This is an optimization exercise on Yosys and OpenROAD, whose aim is small area and a short achievable clock period, not a production implementation. At most, simulation tests tie the RTL to the original design; equivalence was not proved. The series may have gaps, and a smaller design here may also do less where the tests do not look. No functional check of the RTL was part of runs 4 and 5.

### flow/config.mk
export PLATFORM = sky130hd
export DESIGN_NAME = IIR
export DESIGN_NICKNAME = IIR
export VERILOG_FILES = /design/flow/design.v
export SDC_FILE = /design/flow/constraint.sdc
export NUM_CORES = 4
export LEC_CHECK = 0
export CAP_MARGIN = 20
export CORE_MARGIN = 2
export CORE_UTILIZATION = 40
export SLEW_MARGIN = 20
### flow/constraint.sdc
create_clock -name core_clock -period 10.0 [get_ports {clk}]
set_input_delay 2.0000 -clock core_clock [delete_from_list [all_inputs] [get_ports {clk}]]
set_output_delay 2.0000 -clock core_clock [all_outputs]
set_load 0.01 [all_outputs]
### flow/design.v
`timescale 1 ns / 1 ns
module IIR
          (clk,
           reset,
           clk_enable,
           In1,
           ce_out,
           Out1);
  input   clk;
  input   reset;
  input   clk_enable;
  input   [15:0] In1;   
  output  ce_out;
  output  [15:0] Out1;   
  reg  signed [15:0] s;     
  reg  signed [15:0] d1;    
  reg  signed [15:0] d2;    
  reg  signed [15:0] o;     
  wire signed [15:0] In1_signed = In1;
  wire signed [16:0] c_a3 = 17'sh0F268;
  wire signed [16:0] c_b1 = 17'sh0D9E8;
  wire signed [15:0] c_a2 = -16'sh5E65;
  wire signed [15:0] c_b3 = -16'sh6CF4;
  wire signed [32:0] a_3_mul_temp = c_a3 * d1;
  wire signed [15:0] a_3_out1 = a_3_mul_temp[30:15];
  wire signed [31:0] a_2_mul_temp = c_a2 * s;
  wire signed [15:0] a_2_out1 = a_2_mul_temp[29:14];
  wire signed [31:0] sub2_temp = {{16{In1_signed[15]}}, In1_signed} - {{11{a_2_out1[15]}}, a_2_out1, 5'b00000};
  wire signed [15:0] sub2 = sub2_temp[20:5];
  wire signed [31:0] sub1_temp = {{15{sub2[15]}}, sub2, 1'b0} - {{16{a_3_out1[15]}}, a_3_out1};
  wire signed [15:0] s_next = sub1_temp[16:1];
  wire signed [32:0] b_1_mul_temp = c_b1 * s;
  wire signed [15:0] b_1_out1 = b_1_mul_temp[30:15];
  wire signed [31:0] b_3_mul_temp = c_b3 * d2;
  wire signed [15:0] b_3_out1 = b_3_mul_temp[29:14];
  wire signed [31:0] sum_temp = {{16{b_1_out1[15]}}, b_1_out1} + {{16{b_3_out1[15]}}, b_3_out1};
  wire signed [15:0] o_next = sum_temp[16:1];
  always @(posedge clk or posedge reset)
    begin
      if (reset == 1'b1) begin
        s  <= 16'sh0000;
        d1 <= 16'sh0000;
        d2 <= 16'sh0000;
        o  <= 16'sh0000;
      end
      else if (clk_enable) begin
        s  <= s_next;
        d1 <= s;
        d2 <= d1;
        o  <= o_next;
      end
    end
  assign Out1 = o;
  assign ce_out = clk_enable;
endmodule   
### flow/run.sh
#!/bin/bash
# synth_recipe.tcl (not shown) runs the flow's synth.tcl, then flattens the netlist and writes it again
# the make line also repeats each setting of config.mk as NAME=value (left out here)
make -C /OpenROAD-flow-scripts/flow DESIGN_CONFIG=/design/flow/config.mk WORK_HOME=/design/flow/orfs CLKGATE_MAP_FILE= SYNTH_SCRIPT=/design/flow/synth_recipe.tcl finish
### M3 wires, run 1

Bar = 50 um.
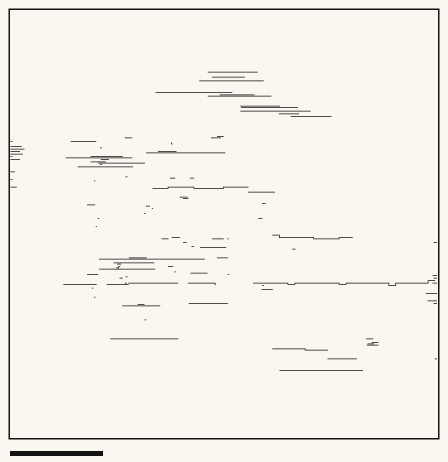
The longest straight run is 56.6 um. The layer carries 1240 um of wire. The wires run mostly horizontal. 80 nets have wire on it. The layer holds 2.8% of the routed length.
Routed WL: 44700 um
M3 GR Usage: 2.29%
via count: 13500

### Logic cells by family, run 1

Bar = 50 um.
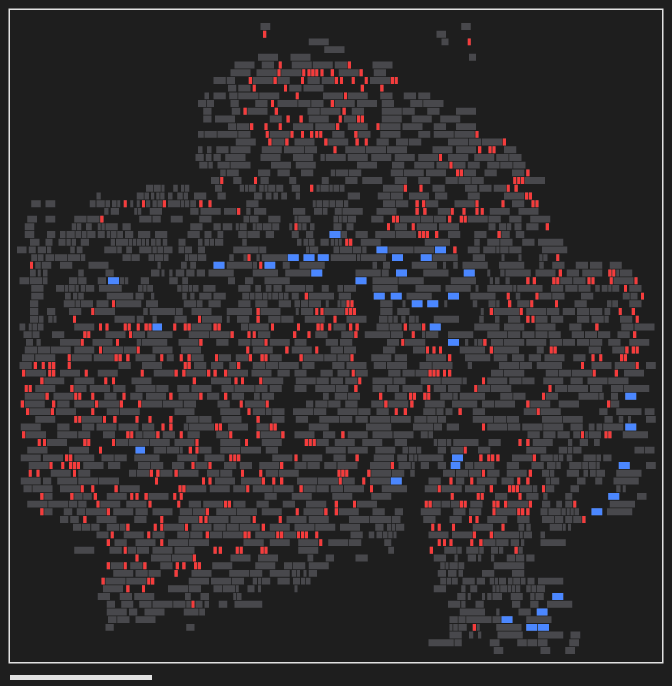
Key: blue = mux cells [cells 37, most used mux2_2]; red = inv cells [cells 512, most used inv_1]
multi-input combinational area share: 76.9%
filler-free cell count of the finished design: 2721
most common cell after layout, fill and taps aside: inv_1

### Cell density map, run 1

23 x 23 tiles, from white (low) to dark blue (high), 0 to 100% covered.
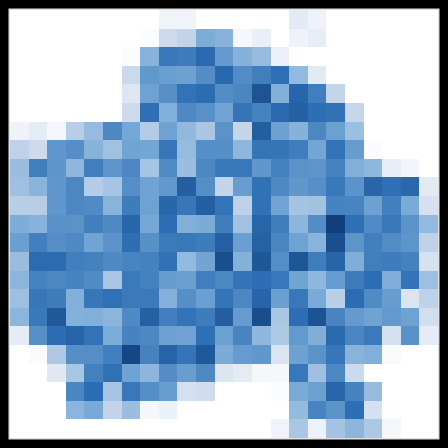
26% of the tiles are nearly empty. The mean over all tiles is 40%. The emptiest ninth of the die: upper left. 8.5% of the tiles are over 75% full. The densest ninth of the die: centre.
Core ar.: 50400 um^2
Final Core Density: 43.6%

### Port wiring, run 1

Bar = 50 um.
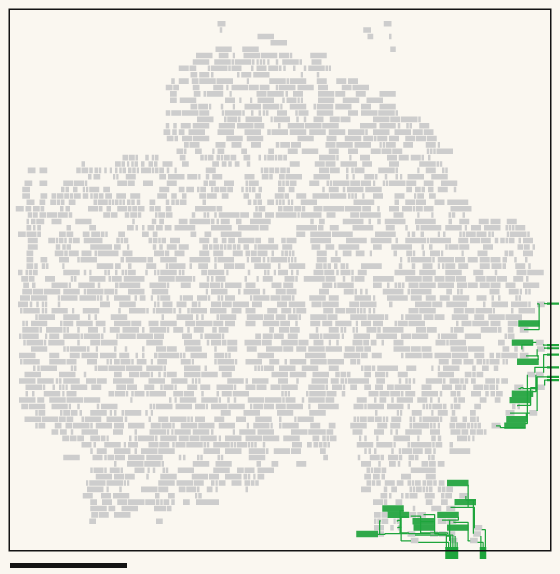
Key: green = `Out1` [direction output, edge 9 bottom, 7 right, end cells 16, buffers 16, wire 434 um]
Ports: 36
PortBufs: 30

==> run 1: sequential cells by signal, summed over array words and instances, names as in the netlist <==
| signal | flops |
|---|---|
| o | 16 |
| s | 16 |
| d2 | 16 |
| d1 | 16 |
==> run 1: worst max-delay path: cells and delay by family, from the launching register on <==
kind                     cells  cell delay, ns
AO/OA/AOI/OAI               13            2.48
XOR/XNOR                     4            0.77
adder cells (fa/ha/maj)      9            3.42
buffers and inverters        4            0.55
flip-flops                   1            0.78
multiplexers                 1            0.27
AND/OR/NAND/NOR              4            0.92
==> run 1: final cells by class <==
cell class | instances | share of cell area [%]
clock inverters | 5 | 0.256
flip-flops and latches | 64 | 7.29
clock buffers | 11 | 1.10
inverters | 512 | 8.74
well taps | 672 | 3.82
multi-input cells | 1411 | 76.9
repair buffers | 46 | 1.90
==> metrics.cfg, run 1 <==
[synth]
synth_top_family_by_area=adder cells
synthDistinctLibCells=66
ys_ff_latch=64
syn_area_um2=20500
synth_compound_area_share_pct=7.08
synth_area_leaders=fa_1 (36%), ha_1 (28%), inv_1 (9.4%), dfrtp_1 (7.8%), xnor2_1 (3.6%)
yosys.area_share.simple_pct=5.08
yosysSeqAreaShare_pct=7.82
synth.largest_area_cell=fa_1
synth.area.mux_share_pct=2.02
synthArstFlopShare_pct=100
synth-main-ff-cell=dfrtp_1
synthXorXnorAreaFrac_pct=5.29
yosysWarnings=1
syn_area_per_cell_um2=10.2
synth_top_area_share_pct=35.6
synth_edf_count=0
synth.most_common_cell=inv_1
yosys-top-cells-count=inv_1 (512), ha_1 (450), fa_1 (364)
syn_inst=1998
yosys.area_share.adder_pct=63.1

[worst_setup_path]
path_class=reg2reg
slowest_stage=dfrtp_1
cp.required_ns=10.24
r2r_setup_slack_ns=0.71
end_kind=flop
cp-startpoint=s[5]$_DFFE_PP0P_
max_stage_delay_ns=0.78
cp-endpoint=s[15]$_DFFE_PP0P_
crit_top_cell=ha_1
worstSetupStartpointType=flop
reg2regPathDepth=35
reg2reg_from=s[5]$_DFFE_PP0P_
critPathMaxFanout=11
worstPathArrival_ns=9.53
r2r_end=s[15]$_DFFE_PP0P_

[cells_and_area]
area_growth_pct=7.40
regArea_um2=1600
drive_gt1_share_pct=4.20
num-nets-final=2877
multi_input_area_um2=16900
layout_common_cells=inv_1 (511), ha_1 (450), fa_1 (364)
fill_cells=4782
final_area_um2=22000
antenna_cells=0

[drt]
dr_wl_met3_um=1240
drtAntennaViolNets=0
dr.pass1.iters=5
wl_met2_um=21800
drtIter0Drc=572
wl_met1_um=21000
wl_per_cell_um=16.4
via_per_inst=4.95
drc=0
dr.max_layer_used=met4

[global_route]
grt_usage_pct=18.0
grt_busiest_layer=met2
overflow=0
grt_start_max_net_pins=68
antenna_found_initial=0
grt_pass1_vias=14600
use_met2_pct=30.7
use_met1_pct=24.8
grt_pass1_wl_um=75100

[sta]
slew_headroom_pct=37.5
final_hold_viol_count=0
rsz0062_at_grt=no
max_clock_freq_mhz=108
fin_tns_setup_ns=0
slew_violations=0
timing.final.crit_share_pct=92.9
worstMarginPinSlew_ns=0.938
hold_ws_ns=0.505
post-route-min-period_ns=9.29
clock_skew_ns=0.0189
setup_slack_ns=0.712
setup_viol=0

[clocking]
clock_path_buffers=2
cts_resized=0
cts_made_buffers=9
insertion_delay_ns=0.36
root_buffer=clkbuf_16
cts_tree=done
clock_sinks=64
postCtsSetupRepairBufs=0
h-tree-depth=3
ctsHoldBuffers=0
clk_pin_slew_ns=0.07

[hold_path]
hold_depth=1
hold_path.class=reg2reg
min_from=o[2]$_DFFE_PP0P_
hold_end=o[2]$_DFFE_PP0P_

[floorplanning]
die_area_um2=53000
start_util_pct=40.6
die_x_um=230
std_cell_rows=82
dieHeight_um=230

[place]
dpl.hpwl_um=39500
place_ws_ns=0.763
dp_cells=2705
postPlaceCellArea_um2=21700
gp_congestion=0.902

[outcome]
outcome=finished clean

[run]
maxCapViolations=0

### The clock network, run 1

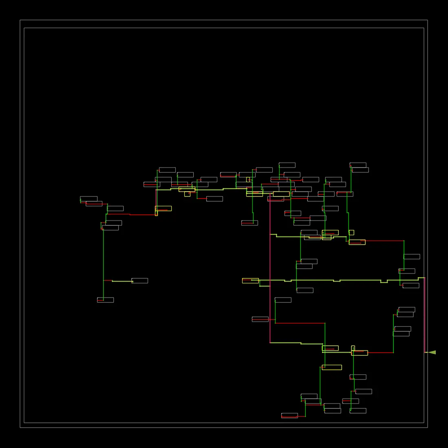

## Run 2: what changed since run 1
==> flow/design.v (replaced) <==
`timescale 1 ns / 1 ns
module IIR
          (clk,
           reset,
           clk_enable,
           In1,
           ce_out,
           Out1);
  input   clk;
  input   reset;
  input   clk_enable;
  input   [15:0] In1;   
  output  ce_out;
  output  [15:0] Out1;   
  reg  [15:0] s;      
  reg  [15:0] t;      
  reg         tk;     
  reg  [15:0] r;      
  reg         rnz;    
  reg  [15:0] v;      
  reg  [15:0] o;      
  wire [31:0] xs = {{16{s[15]}}, s};
  wire [31:0] m = (xs << 15) - (xs << 13) - (xs << 9) + (xs << 7)
                - (xs << 5) + (xs << 2) + xs + 32'd16383
                + ({{21{In1[15]}}, In1[15:5]} << 14) + ({16'd0, t} << 14);
  wire [15:0] s_next = {m[29] ^ tk, m[28:14]};
  wire [31:0] n = 32'd32767 - (xs << 16) + (xs << 12) - (xs << 9)
                - (xs << 7) + (xs << 5) - (xs << 3);
  wire tk_next = n[31] ^ (n[30] & (|n[29:15]));
  wire [31:0] q = (xs << 15) - (xs << 12) - (xs << 10) + (xs << 8)
                - (xs << 4) + (xs << 2);
  wire [15:0] w = q[29:14];
  wire        wnz = |q[13:0];
  wire [15:0] v_next = ~r + {15'd0, ~rnz};
  wire [16:0] sum = {w[15], w} + {v[15], v};
  always @(posedge clk or posedge reset)
    begin
      if (reset == 1'b1) begin
        s   <= 16'h0000;
        t   <= 16'h0000;
        tk  <= 1'b0;
        r   <= 16'h0000;
        rnz <= 1'b0;
        v   <= 16'h0000;
        o   <= 16'h0000;
      end
      else if (clk_enable) begin
        s   <= s_next;
        t   <= n[31:16];
        tk  <= tk_next;
        r   <= w;
        rnz <= wnz;
        v   <= v_next;
        o   <= sum[16:1];
      end
    end
  assign Out1 = o;
  assign ce_out = clk_enable;
endmodule   
--- a/flow/config.mk
+++ b/flow/config.mk
@@ -6,6 +6,8 @@
 export NUM_CORES = 4
 export LEC_CHECK = 0
+export ABC_CLOCK_PERIOD_IN_PS = 4000
 export CAP_MARGIN = 20
 export CORE_MARGIN = 2
 export CORE_UTILIZATION = 40
+export SETUP_SLACK_MARGIN = 5
 export SLEW_MARGIN = 20
### The clock network, run 2

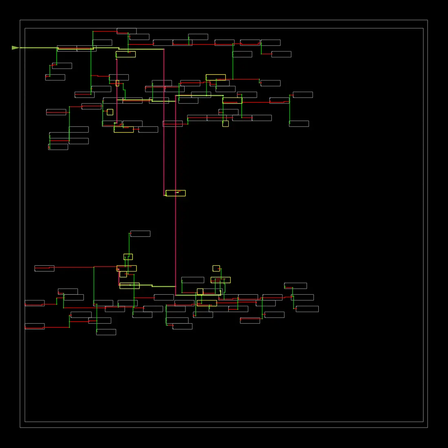
clock buffers: 10
clock skew: 0.0117 ns

==> metrics.cfg, run 2 <==
[worst_setup_path]
reg2reg_from=s[0]$_DFFE_PP0P_
slowest_stage=fa_1
cp-endpoint=o[12]$_DFFE_PP0P_
r2r_setup_slack_ns=4.19  ; +3.48 ns
path_depth=22  ; -37%
end_kind=flop
path_class=reg2reg
r2r_end=o[12]$_DFFE_PP0P_
path_buf_inv=3  ; -1
crit_top_cell=a21o_1
critPathTopFamily=compound AO/OA/AOI/OAI gates
worstPathArrival_ns=6.06  ; -3.47 ns
critPathMaxFanout=3  ; -8
cp.required_ns=10.25  ; about the same
max_stage_delay_ns=0.51  ; -0.27 ns
worstSetupStartpointType=flop
reg2regPathDepth=22  ; -37%

[outcome]
outcome=finished clean

[synth]
yosys-top-cells-count=inv_1 (302), ha_1 (231), fa_1 (204)
synth_top_family_by_area=adder cells
synth.most_common_cell=inv_1
synth_compound_area_share_pct=9.58  ; +2.5 points
synthXorXnorAreaFrac_pct=6.04  ; +0.75 points
yosysSeqAreaShare_pct=14.6  ; +6.8 points
yosysWarnings=1  ; unchanged
syn_area_um2=14100  ; -31%
yosys.area_share.simple_pct=7.60  ; +2.5 points
synthDistinctLibCells=70  ; +6.1%
synth.area.mux_share_pct=4.06  ; +2.0 points
synth_area_leaders=fa_1 (29%), ha_1 (21%), dfrtp_1 (15%), inv_1 (8.1%), xnor2_1 (4.4%)
ys_ff_latch=82  ; +28%
synth.largest_area_cell=fa_1
synth_edf_count=0  ; unchanged
yosys.area_share.adder_pct=49.6  ; -14 points
synth_top_area_share_pct=29.0  ; -6.6 points
synthArstFlopShare_pct=100  ; unchanged
synth-main-ff-cell=dfrtp_1

[sta]
worstMarginPinSlew_ns=0.812  ; -0.126 ns
max_clock_freq_mhz=172  ; +60%
post-route-min-period_ns=5.81  ; -3.48 ns
setup_viol=0  ; unchanged
slew_violations=0  ; unchanged
timing.final.crit_share_pct=58.1  ; -35 points
final_hold_viol_count=0  ; unchanged
fin_tns_setup_ns=0  ; unchanged
setup_slack_ns=4.19  ; +3.48 ns
slew_headroom_pct=45.8  ; +8.4 points
rsz0062_at_grt=yes

[cells_and_area]
num-nets-final=1981  ; -31%
layout.area.top_class=multi-input gates
mostFrequentLayoutCell=inv_1
layout_common_cells=inv_1 (267), ha_1 (192), fa_1 (191)
nFlopsAndLatches=82  ; +28%
drive_gt1_share_pct=24.7  ; +20 points
nonClockInverterCount=303  ; -41%
seq_share_pct=12.1  ; +4.8 points
area_share_nonclk_buffers_pct=6.68  ; +4.8 points
clkCellAreaFrac_pct=1.64  ; +0.28 points
buffers=131  ; +180%
antenna_cells=0  ; unchanged
final_area_um2=17100  ; -22%
multi_input_area_share_pct=69.2  ; -7.7 points
multi_input_area_um2=11800  ; -30%
regArea_um2=2080  ; +30%
fin_cells=1987  ; -27%
fill_cells=3150  ; -34%
area_growth_pct=21.7
multi_input_comb_cells=1000  ; -29%
fin_util_pct=49.4  ; +5.8 points

[clocking]
insertion_delay_ns=0.36  ; about the same
cts_tree=done
clock_path_buffers=2  ; unchanged
clk_pin_slew_ns=0.07  ; about the same

[floorplanning]
start_util_pct=40.6  ; about the same
die_area_um2=36700  ; -31%
core_area_um2=34600  ; -31%
die_x_um=192  ; -17%
std_cell_rows=68  ; -17%
io_pins=36  ; unchanged
tapcell.inserted=455  ; -32%

[drt]
drtAntennaViolNets=0  ; unchanged
drc=0  ; unchanged
drtIter0Drc=287  ; -50%
dr.pass1.iters=4  ; -1
wl_met1_um=14500  ; -31%
dr.max_layer_used=met4
routed-via-count=9940  ; -26%
wl_met2_um=16600  ; -24%
via_per_inst=5.00  ; +1.0%
routed_wl_um=32200  ; -28%
wl_per_cell_um=16.2  ; -1.3%
dr_wl_met3_um=765  ; -38%

[hold_path]
hold_depth=1  ; unchanged
hold_end=t[14]$_DFFE_PP0P_
hold_path.class=reg2reg
min_from=t[14]$_DFFE_PP0P_

[place]
dpl.hpwl_um=23300  ; -41%
postPlaceCellArea_um2=15400  ; -29%
place_ws_ns=3.19  ; +2.43 ns
portBuffers=30  ; unchanged
dp_cells=1882  ; -30%

[global_route]
overflow=0  ; unchanged
grt_pass1_wl_um=54000  ; -28%
antenna_found_initial=0  ; unchanged
grt_pass1_vias=10700  ; -27%
grt_start_max_net_pins=60  ; -12%
grt_usage_pct=18.9  ; +0.90 points

[run]
maxCapViolations=0  ; unchanged

### CTS result over the die, run 2

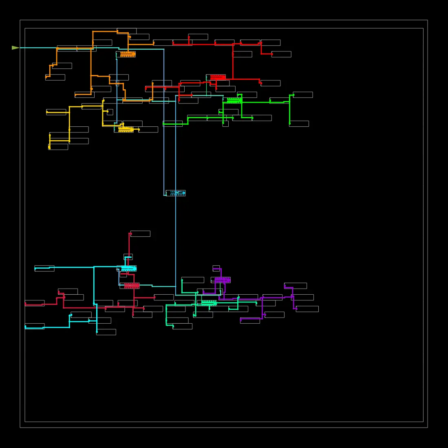
root buffer cell: clkbuf_16
CTS Sinks: 82
total CTS buffers: 9

## run 2: cell types whose count changed after synthesis, sizes merged, moves of 6 or more
cell and delta:
nand3 +10, nor2b -14, inv -210, nand2 -7, o21ai -17, dfrtp +18, a211o -6, nand2b +7
fa -160, xor2 -11, mux2 +14, xnor2 -13, ha -219
## run 2: what timing repair did
| action | in CTS | in global routing |
|---|---|---|
| endpoints found under the setup margin | 58 | 38 |
| pin swaps | 149 | 75 |
| hold buffers | 0 | 0 |
| gates resized for setup | 188 | 43 |
| buffers inserted | 72 | 16 |
| gates cloned | 1 | 0 |
## run 2: routing by layer
metal  track usage (%)  up-vias
met3              1.78       23
met2              33.8       97
met5                 0        -
li1                  -     4776
met1              24.8     5044
met4              3.99        0
### Cell density map, run 2

19 x 19 tiles, from white (low) to dark blue (high), 0 to 100% covered.
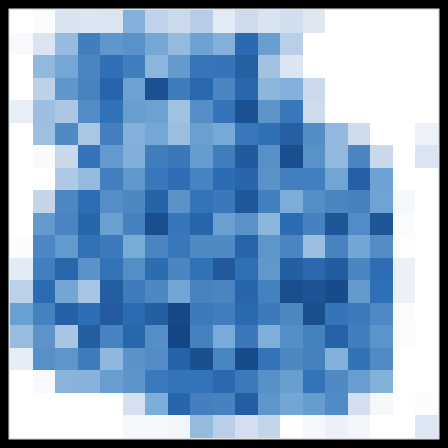

## Run 3: what changed since run 2
--- a/flow/config.mk
+++ b/flow/config.mk
@@ -6,8 +6,6 @@
 export NUM_CORES = 4
 export LEC_CHECK = 0
-export ABC_CLOCK_PERIOD_IN_PS = 4000
 export CAP_MARGIN = 20
 export CORE_MARGIN = 2
 export CORE_UTILIZATION = 40
-export SETUP_SLACK_MARGIN = 5
 export SLEW_MARGIN = 20
### Cell density map, run 3

19 x 19 tiles, from white (low) to dark blue (high), 0 to 100% covered.
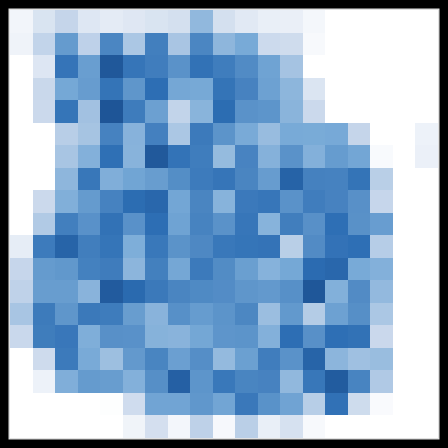
The densest ninth of the die: centre. The mean over all tiles is 40%. The emptiest ninth of the die: upper right. The fullest tile reaches 85%.
Initial Utilization: 40.6%
Final Core Density: 44.1%
Core ar.: 34600 um^2

==> metrics.cfg, run 3 <==
[cells_and_area]
multi_input_area_share_pct=70.7  ; +1.5 points
fin_cells=1899  ; -4.4%
regArea_um2=2050  ; -1.1%
seq_share_pct=13.4  ; +1.3 points
drive_gt1_share_pct=7.34  ; -17 points
final_area_um2=15300  ; -11%
multi_input_comb_cells=1000  ; unchanged
nClkBuffers=10  ; unchanged
nonClockInverterCount=302  ; -0.33%
layout_common_cells=inv_1 (301), ha_1 (231), fa_1 (204)
num-nets-final=1893  ; -4.4%
area_growth_pct=8.62
mostFrequentLayoutCell=inv_1
layout.area.top_class=multi-input gates
area_share_nonclk_buffers_pct=2.64  ; -4.0 points
multi_input_area_um2=10800  ; -8.8%
buffers=44  ; -66%
fill_cells=3291  ; +4.5%
clkCellAreaFrac_pct=2.03  ; +0.39 points
antenna_cells=0  ; unchanged

[drt]
routed-via-count=9391  ; -5.5%
drtAntennaViolNets=0  ; unchanged
drtIter0Drc=338  ; +18%
dr_wl_met3_um=429  ; -44%
wl_met1_um=13500  ; -7.3%
drc=0  ; unchanged
wl_per_cell_um=15.0  ; -7.2%
via_per_inst=4.95  ; -1.1%
routed_wl_um=28600  ; -11%
dr.max_layer_used=met4
dr.pass1.iters=5  ; +1
wl_met2_um=14500  ; -13%

[place]
postPlaceCellArea_um2=15000  ; -2.5%
gp_congestion=0.842
dp_cells=1883  ; +0.053%
dpl.hpwl_um=22800  ; -2.0%
portBuffers=30  ; unchanged
place_ws_ns=2.80  ; -0.400 ns

[synth]
syn_inst=1402
synth_top_family_by_area=adder cells
syn_area_per_cell_um2=10.0
synth.largest_area_cell=fa_1
yosysWarnings=1  ; unchanged
synthXorXnorAreaFrac_pct=6.04  ; unchanged
synth_area_leaders=fa_1 (29%), ha_1 (21%), dfrtp_1 (15%), inv_1 (8.1%), xnor2_1 (4.4%)
synth.most_common_cell=inv_1
ys_ff_latch=82  ; unchanged
synth_top_area_share_pct=29.0  ; unchanged
synth.area.mux_share_pct=4.06  ; unchanged
yosysSeqAreaShare_pct=14.6  ; unchanged
yosys.area_share.simple_pct=7.60  ; unchanged
synthArstFlopShare_pct=100  ; unchanged
synth-main-ff-cell=dfrtp_1
syn_area_um2=14100  ; unchanged
synth_compound_area_share_pct=9.58  ; unchanged
synth_edf_count=0  ; unchanged
synthDistinctLibCells=70  ; unchanged
yosys-top-cells-count=inv_1 (302), ha_1 (231), fa_1 (204)
yosys.area_share.adder_pct=49.6  ; unchanged

[clocking]
postCtsSetupRepairBufs=0  ; -100%
clk_pin_slew_ns=0.07  ; about the same
ctsHoldBuffers=0  ; unchanged
insertion_delay_ns=0.35  ; about the same
cts_made_buffers=9  ; unchanged
root_buffer=clkbuf_16
cts_tree=done
clock_path_buffers=2  ; unchanged
clock_sinks=82  ; unchanged
cts_resized=0  ; -100%

[worst_setup_path]
crit_top_cell=a21oi_1
end_kind=flop
slowest_stage=dfrtp_1
worstSetupStartpointType=flop
cp.required_ns=10.25  ; about the same
path_class=reg2reg
worstPathArrival_ns=7.40  ; +1.34 ns
critPathMaxFanout=11  ; +8
max_stage_delay_ns=0.79  ; +0.28 ns

[sta]
slew_headroom_pct=40.4  ; -5.5 points
worstMarginPinSlew_ns=0.895  ; +0.0823 ns
setup_viol=0  ; unchanged
max_clock_freq_mhz=140  ; -19%
hold_ws_ns=0.491
fin_tns_setup_ns=0  ; unchanged
final_hold_viol_count=0  ; unchanged
rsz0062_at_grt=no
clock_skew_ns=0.0116  ; -0.000131 ns
setup_slack_ns=2.85  ; -1.34 ns
timing.final.crit_share_pct=71.5  ; +13 points
slew_violations=0  ; unchanged
post-route-min-period_ns=7.15  ; +1.34 ns

[global_route]
use_met2_pct=30.7  ; -3.1 points
grt_pass1_wl_um=49600  ; -8.2%
grt_pass1_vias=10100  ; -5.3%
antenna_found_initial=0  ; unchanged
use_met3_pct=1.65  ; -0.13 points
use_met1_pct=22.7  ; -2.1 points
overflow=0  ; unchanged
grt_start_max_net_pins=67  ; +12%
grt_busiest_layer=met2
grt_usage_pct=17.1  ; -1.8 points

[floorplanning]
die_area_um2=36700  ; unchanged
std_cell_rows=68  ; unchanged
dieHeight_um=192
die_x_um=192  ; unchanged
io_pins=36  ; unchanged
tapcell.inserted=455  ; unchanged

[outcome]
outcome=finished clean

[run]
maxCapViolations=0  ; unchanged

[hold_path]
hold_path.class=reg2reg

### CTS result over the die, run 3

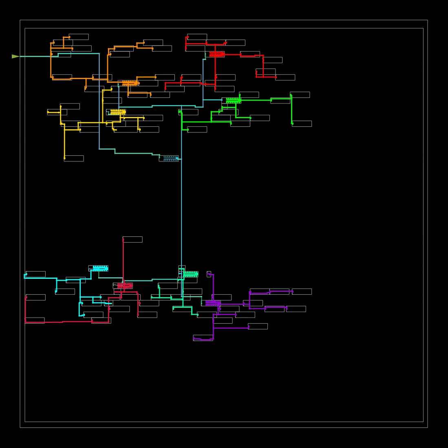
htree depth: 3
flip-flop and latch count: 82

## run 3: cell counts after synthesis
No cell type changed its count.
## run 3: final timing paths
| check | from | end | slack [ns] | depth (start not counted) |
|---|---|---|---|---|
| worst max register to register | s[2]$_DFFE_PP0P_ | o[13]$_DFFE_PP0P_ | 2.85 | 25 |
| worst max-delay path | s[2]$_DFFE_PP0P_ | o[13]$_DFFE_PP0P_ | 2.85 | 25 |
| worst min-delay path | t[14]$_DFFE_PP0P_ | t[14]$_DFFE_PP0P_ | 0.49 | 1 |
| worst min register to register | t[14]$_DFFE_PP0P_ | t[14]$_DFFE_PP0P_ | 0.49 | 1 |
| max in group asynchronous | reset | s[15]$_DFFE_PP0P_ | 6.85 | 3 |
| min in group asynchronous | reset | o[0]$_DFFE_PP0P_ | 1.91 | 2 |
## run 3: critical path: cells and delay by family, from the launching register on
family          cells  cell delay (ns)
compound gates     14             2.66
xor+xnor            1             0.18
fa+ha+maj           5             2.35
buf+inv             3             0.58
flops               1             0.79
simple gates        2             0.47
### The clock network, run 3

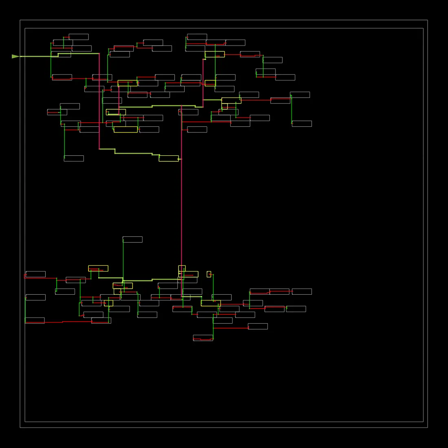

## Run 4: large edit since run 3, in outline
flow/design.v: 59 -> 866 lines; modules unchanged: 0
  IIR: edited, 58 -> 865 lines
### The clock network, run 4

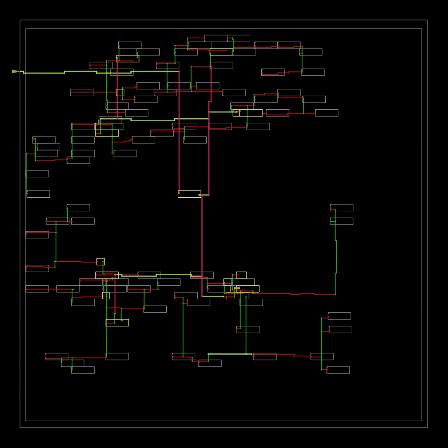
clock skew: 0.0127 ns
worst-skew pair later-pin latency: 0.36 ns

==> metrics.cfg, run 4 <==
[worst_setup_path]
reg2regPathDepth=27  ; +8.0%
path_buf_inv=1  ; -2
worstSetupStartpointType=flop
max_stage_delay_ns=0.67  ; -0.12 ns
path_class=reg2reg
crit_top_cell=ha_1
cp.required_ns=10.24  ; about the same
critPathTopFamily=adder cells
critPathMaxFanout=10  ; -1
end_kind=flop
reg2reg_from=s[1]$_DFFE_PP0P_

[cells_and_area]
buffers=48  ; +9.1%
drive_gt1_share_pct=8.25  ; +0.91 points
fill_cells=2392  ; -27%
num-nets-final=1294  ; -32%
clkCellAreaFrac_pct=2.72  ; +0.69 points
nonClockInverterCount=309  ; +2.3%
regArea_um2=2080  ; +1.2%
area_growth_pct=10.7
nFlopsAndLatches=83  ; +1.2%
antenna_cells=0  ; unchanged
final_area_um2=11300  ; -26%
layout_common_cells=inv_1 (308), fa_1 (221), ha_1 (101)
multi_input_area_um2=6910  ; -36%
nClkBuffers=9  ; -1
layout.area.top_class=multi-input gates
fin_cells=1288  ; -32%
multi_input_comb_cells=502  ; -50%

[clocking]
cts_made_buffers=9  ; unchanged
cts_resized=0  ; unchanged
clock_sinks=83  ; +1.2%
postCtsSetupRepairBufs=0  ; unchanged
ctsHoldBuffers=0  ; unchanged
cts_tree=done
clock_path_buffers=2  ; unchanged
root_buffer=clkbuf_16

[sta]
slew_violations=0  ; unchanged
post-route-min-period_ns=8.39  ; +1.24 ns
slew_headroom_pct=43.6  ; +3.2 points
max_clock_freq_mhz=119  ; -15%
hold_ws_ns=0.477  ; -0.0140 ns
setup_slack_ns=1.61  ; -1.24 ns
final_hold_viol_count=0  ; unchanged

[synth]
yosys.area_share.simple_pct=2.49  ; -5.1 points
synth.most_common_cell=inv_1
synth_area_leaders=fa_1 (43%), dfrtp_1 (20%), ha_1 (12%), inv_1 (11%), mux2_2 (4.3%)
syn_area_per_cell_um2=11.3  ; +12%
yosys-top-cells-count=inv_1 (309), fa_1 (221), ha_1 (101)
synth.area.mux_share_pct=4.74  ; +0.68 points
syn_inst=908  ; -35%
synth_compound_area_share_pct=3.76  ; -5.8 points
synth-main-ff-cell=dfrtp_1
synthXorXnorAreaFrac_pct=1.02  ; -5.0 points
yosys.area_share.adder_pct=55.7  ; +6.1 points
yosysSeqAreaShare_pct=20.3  ; +5.7 points
ys_ff_latch=83  ; +1.2%
synth_top_area_share_pct=43.3  ; +14 points
synth_top_family_by_area=adder cells
synth.largest_area_cell=fa_1

[floorplanning]
dieHeight_um=164  ; -14%
tapcell.inserted=330  ; -27%
die_x_um=164  ; -14%
std_cell_rows=58  ; -15%
io_pins=36  ; unchanged

[hold_path]
min_from=r[1]$_DFFE_PP0P_
hold_end=vr[1]$_DFFE_PP0P_
hold_depth=2  ; +1

[drt]
dr.pass1.iters=4  ; -1
wl_per_cell_um=16.5  ; +9.7%
wl_met2_um=11100  ; -24%
routed-via-count=6001  ; -36%
via_per_inst=4.66  ; -5.8%
dr.max_layer_used=met4
routed_wl_um=21300  ; -26%
drc=0  ; unchanged

[global_route]
grt_start_max_net_pins=82  ; +22%
overflow=0  ; unchanged
use_met3_pct=2.73  ; +1.1 points
grt_usage_pct=17.9  ; +0.80 points
grt_pass1_wl_um=35800  ; -28%
antenna_found_initial=0  ; unchanged
use_met1_pct=23.6  ; +0.90 points
use_met2_pct=31.3  ; +0.56 points

[outcome]
outcome=finished clean

[run]
maxCapViolations=0  ; unchanged

[place]
dpl.hpwl_um=16500  ; -28%

### Cell density map, run 4

16 x 16 tiles, from white (low) to dark blue (high), 0 to 100% covered.
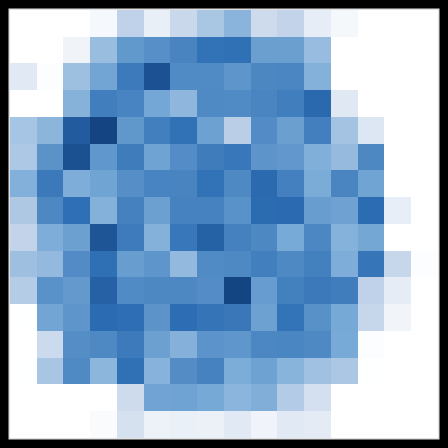
The fullest tile reaches 92%. The densest ninth of the die: centre. The mean over all tiles is 41%. 6.2% of the tiles are over 75% full. 23% of the tiles are nearly empty.
Initial Utilization: 40.7%
Final Core Density: 45.0%
Core ar.: 25100 um^2

[run 4: changes by cell type in the layout (fill, tap and decap cells not counted), moves of 9 or more]
cell	delta
a21o_1	-25
a21oi_1	-45
a31oi_1	-10
fa_1	+17
ha_1	-130
mux2_2	-9
nand2_1	-23
nand2b_1	-15
nand3_1	-21
nor2_1	-34
nor3_1	-20
o21a_1	-10
xnor2_1	-60
xor2_1	-27
[run 4: worst max path at each step]
stage | slack, ns | cells past startpoint | from | to
CTS | 1.56 | 27 | s[1]$_DFFE_PP0P_ | tk$_DFFE_PP0P_
floorplan | 1.96 | 31 | s[5]$_DFFE_PP0P_ | tk$_DFFE_PP0P_
detailed placement | 1.64 | 27 | s[1]$_DFFE_PP0P_ | tk$_DFFE_PP0P_
finish | 1.61 | 27 | s[1]$_DFFE_PP0P_ | tk$_DFFE_PP0P_
global placement | 1.75 | 27 | s[1]$_DFFE_PP0P_ | tk$_DFFE_PP0P_
global route | 1.17 | 27 | s[1]$_DFFE_PP0P_ | tk$_DFFE_PP0P_
### Port wiring, run 4

Bar = 50 um.
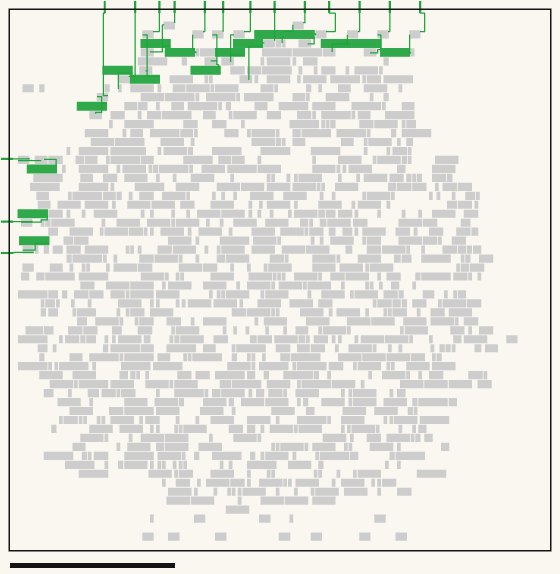

## Run 5: large edit since run 4, in outline
flow/design.v: 866 -> 1173 lines; modules unchanged: 0
  IIR: edited, 865 -> 1168 lines
  IIR_fa: new, 4 lines
==> module IIR_fa as of run 5 <==
module IIR_fa(input a, input b, input c, output s, output co);
  assign s = a ^ b ^ c;
  assign co = (a & b) | (a & c) | (b & c);
endmodule
--- a/flow/config.mk
+++ b/flow/config.mk
@@ -9,3 +9,6 @@
 export CORE_MARGIN = 2
 export CORE_UTILIZATION = 40
+export SETUP_SLACK_MARGIN = 5
 export SLEW_MARGIN = 20
+export SYNTH_HIERARCHICAL = 1
+export SYNTH_MINIMUM_KEEP_SIZE = 0
### Port wiring, run 5

Bar = 50 um.
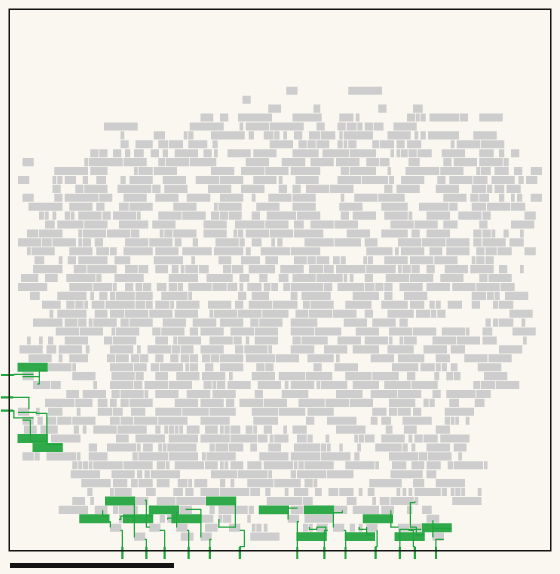
Key: green = `Out1` [direction output, edge 13 bottom, 3 left, end cells 16, buffers 16, wire 292 um]

### CTS result over the die, run 5

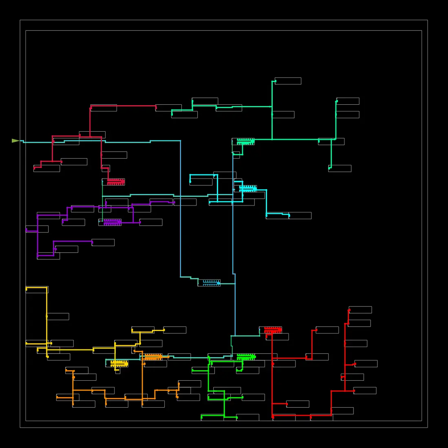
CTS Sinks: 83
flip-flop and latch count: 83

==> metrics.cfg, run 5 <==
[floorplanning]
core_area_um2=25300  ; +0.58%
start_util_pct=40.9  ; +0.23 points
die_area_um2=27100
io_pins=36  ; unchanged
die_x_um=165  ; +0.56%
dieHeight_um=165  ; +0.56%
std_cell_rows=58  ; unchanged

[sta]
timing.final.crit_share_pct=58.5
final_hold_viol_count=0  ; unchanged
setup_viol=0
setup_slack_ns=4.15  ; +2.54 ns
rsz0062_at_grt=yes
fin_tns_setup_ns=0
slew_headroom_pct=38.7  ; -4.8 points
clock_skew_ns=0.00910  ; -0.00358 ns
worstMarginPinSlew_ns=0.919
slew_violations=0  ; unchanged
max_clock_freq_mhz=171  ; +43%
post-route-min-period_ns=5.85  ; -2.54 ns
hold_ws_ns=0.483  ; +0.00608 ns

[synth]
syn_area_um2=10300
syn_area_per_cell_um2=13.5  ; +20%
synth_edf_count=0
synth-main-ff-cell=dfrtp_1
synth.most_common_cell=fa_1
yosys-top-cells-count=fa_1 (266), dfrtp_1 (83), ha_1 (66)
ys_ff_latch=83  ; unchanged
syn_inst=766  ; -16%
synth_area_leaders=fa_1 (52%), dfrtp_1 (20%), ha_1 (8.0%), xnor2_1 (3.1%), mux2_2 (2.8%)
synth_top_area_share_pct=51.5  ; +8.2 points
synthArstFlopShare_pct=100
synth.largest_area_cell=fa_1
synthDistinctLibCells=50
yosysWarnings=7
yosysSeqAreaShare_pct=20.1  ; -0.23 points

[cells_and_area]
fill_cells=2159  ; -9.7%
multi_input_area_um2=8730  ; +26%
antenna_cells=0  ; unchanged
mostFrequentLayoutCell=fa_1
num-nets-final=1313  ; +1.5%
fin_util_pct=52.5  ; +7.5 points
regArea_um2=2120  ; +2.2%
area_growth_pct=28.4
largest-register=t
final_area_um2=13300  ; +17%
fin_cells=1297  ; +0.70%
drive_gt1_share_pct=32.6  ; +24 points
layout_common_cells=fa_1 (208), buf_4 (96), dfrtp_1 (70)

[run]
maxCapViolations=0  ; unchanged

[clocking]
root_buffer=clkbuf_16
cts_tree=done
clk_pin_slew_ns=0.07
cts_made_buffers=9  ; unchanged
ctsHoldBuffers=0  ; unchanged
insertion_delay_ns=0.35  ; about the same
clock_path_buffers=2  ; unchanged

[outcome]
outcome=finished clean

[worst_setup_path]
worstSetupStartpointType=flop
critPathMaxFanout=5  ; -5
cp.required_ns=10.19  ; -0.05 ns
slowest_stage=dfrtp_4
path_depth=19  ; -30%
path_buf_inv=2  ; +1
reg2reg_from=s[8]$_DFFE_PP0P_
path_class=reg2reg
cp-endpoint=s[14]$_DFFE_PP0P_
crit_chain=buf_12 > clkinvlp_4 > fa_1 > fa_1 > fa_1 > fa_1 > fa_2 > fa_2 > fa_2 > ha_4 > nand4_1 > nor3b_2 > a22oi_1 > a21bo_2 > a21o_1 > and3_4 > fa_2 > nand2_1 > o21ai_1
end_kind=flop
critPathTopFamily=adder cells
reg2regPathDepth=19  ; -30%
max_stage_delay_ns=0.55  ; -0.12 ns
cp-startpoint=s[8]$_DFFE_PP0P_
worstPathArrival_ns=6.04

[global_route]
grt_usage_pct=21.1  ; +3.2 points
grt_pass1_wl_um=41900  ; +17%
antenna_found_initial=0  ; unchanged
overflow=0  ; unchanged
grt_pass1_vias=7407
grt_start_max_net_pins=88  ; +7.3%

[drt]
routed_wl_um=26000  ; +22%
drtAntennaViolNets=0
drtIter0Drc=365
wl_per_cell_um=20.0  ; +21%
drc=0  ; unchanged
via_per_inst=5.11  ; +9.7%
dr.pass1.iters=4  ; unchanged
routed-via-count=6629  ; +10%

[place]
portBuffers=30
dp_cells=1157
place_ws_ns=3.22
postPlaceCellArea_um2=11300
gp_congestion=0.806
dpl.hpwl_um=16400  ; -0.48%

[hold_path]
hold_depth=2  ; unchanged
hold_end=vr[12]$_DFFE_PP0P_
hold_path.class=reg2reg
min_from=r[12]$_DFFE_PP0P_

run 5: cell types whose count changed after synthesis, sizes merged, moves of 8 or more:
cell and delta:
a21oi +25, clkbuf +9, fa +45, ha -35
inv -264, mux2 -13, nand3 +8, nor2 +13
xnor2 +26
run 5: cell type report:
cell class	instances	share of cell area, %
Multi-Input combinational cell	664	65.8
Timing Repair Buffer	159	11.1
Inverter	45	1.71
Clock inverter	5	0.453
Sequential cell	83	16.0
Tap cell	330	3.11
Clock buffer	11	1.83
run 5: timing repair:
action                                  CTS  global route
gates resized for setup                 100            51
buffers inserted                        102            22
pin swaps                                38            42
endpoints found under the setup margin   48            39
run 5: logic make-up after synthesis:
kind of cell | after synthesis | share of synthesized area (%)
flip-flops | 83 | 20.1
AND/OR/NAND/NOR | 111 | 5.07
buffers and inverters | 61 | 2.25
AO/OA/AOI/OAI | 112 | 6.72
XOR/XNOR | 38 | 3.22
multiplexers | 28 | 3.08
adder cells (fa/ha/maj) | 332 | 59.5
other | 1 | 0.0363
run 5: metal layers:
metal | global-route usage [%] | share of wire [%]
met5 | 0 | 0
met4 | 4.35 | 1.5
met3 | 3.72 | 4.9
met2 | 34.6 | 50
met1 | 29.9 | 44

## Gallery

Logic cells by family.
Bar = 50 um.
shot_01.png
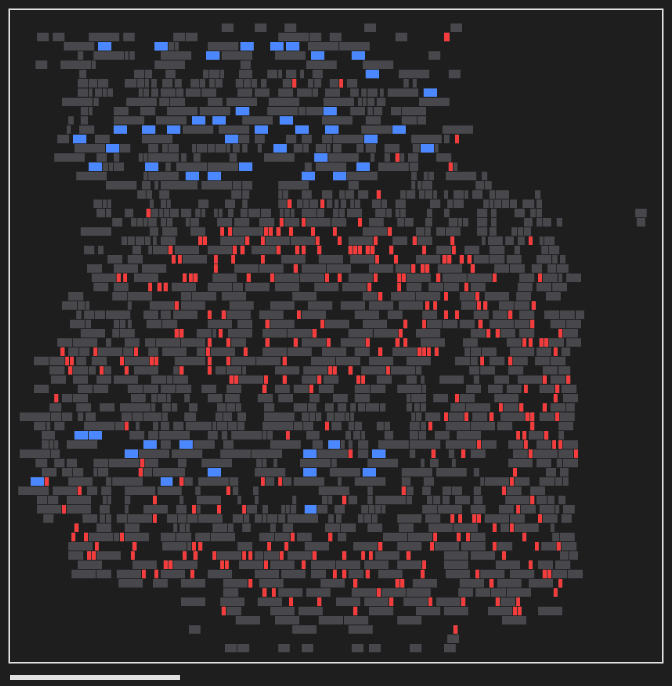
shot_02.png
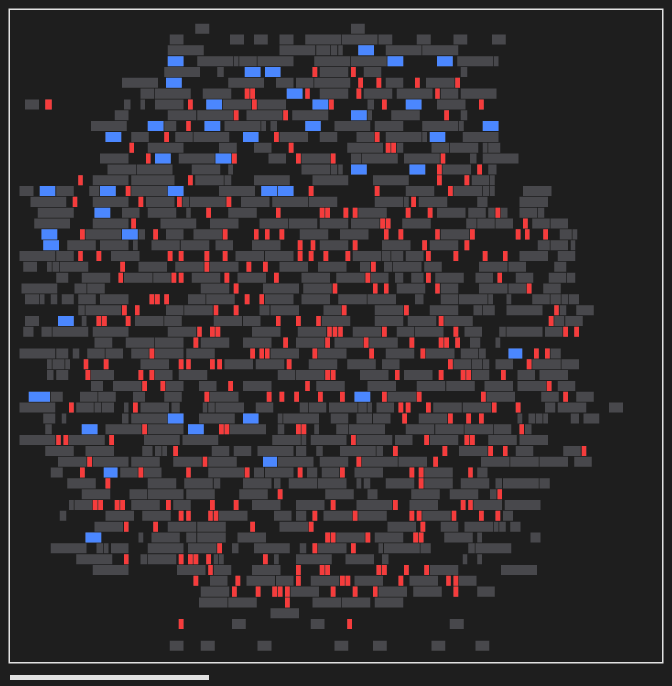
shot_03.png
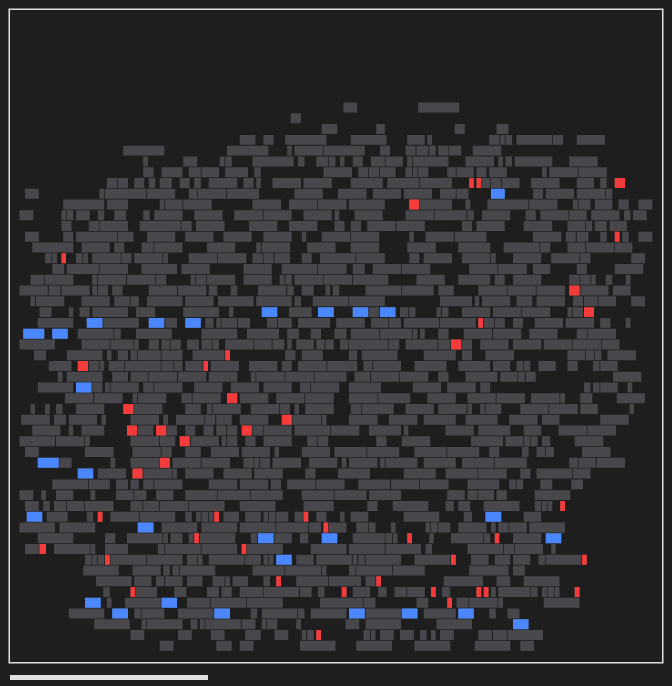
| picture | from |
|---|---|
| shot_01.png | run 3 |
| shot_03.png | run 5 |
| shot_02.png | run 4 |
The one with the largest die is shot_01.png.

Key to shot_01.png:
Key: blue = mux cells [cells 51, most used mux2_2]; red = inv cells [cells 302, most used inv_1]

[re-timing with driven ports]
How much do the figures lean on ideal ports? The routed layouts below were timed once more, with nothing changed but the port constraints. Step 1: set_driving_cell puts a clkbuf_16 on clk and a buf_2 on each other input, an assumption about the parent block. Step 2 adds t to the input delays and takes it off the output delays; t is the mean of the earliest and latest rising clock arrival at the registers after step 1. Input paths then give back, and output paths get back, about the clock's delay inside the block. Slacks: no drivers / after step 1 / after step 2; pairs: no drivers / after step 1.
| run | shift t [ns] | slack for setup (ns) | latest minus earliest clock arrival (ns) | worst register clock-pin slew, ns |
|---|---|---|---|---|
| run 1 | 0.394 | 0.712 / 0.712 / 0.712 | 0.019 / 0.019 | 0.07 / 0.07 |
| run 2 | 0.399 | 4.193 / 4.193 / 4.100 | 0.012 / 0.012 | 0.07 / 0.07 |
| run 3 | 0.391 | 2.850 / 2.850 / 2.850 | 0.012 / 0.012 | 0.07 / 0.07 |
| run 4 | 0.396 | 1.612 / 1.612 / 1.612 | 0.013 / 0.012 | 0.08 / 0.08 |
| run 5 | 0.392 | 4.150 / 4.150 / 4.048 | 0.009 / 0.010 | 0.07 / 0.07 |
After both steps every run listed still meets setup and hold. The setup slack of run 5, which loses most, moves by 0.000 ns with the drivers and by -0.102 ns with both steps.
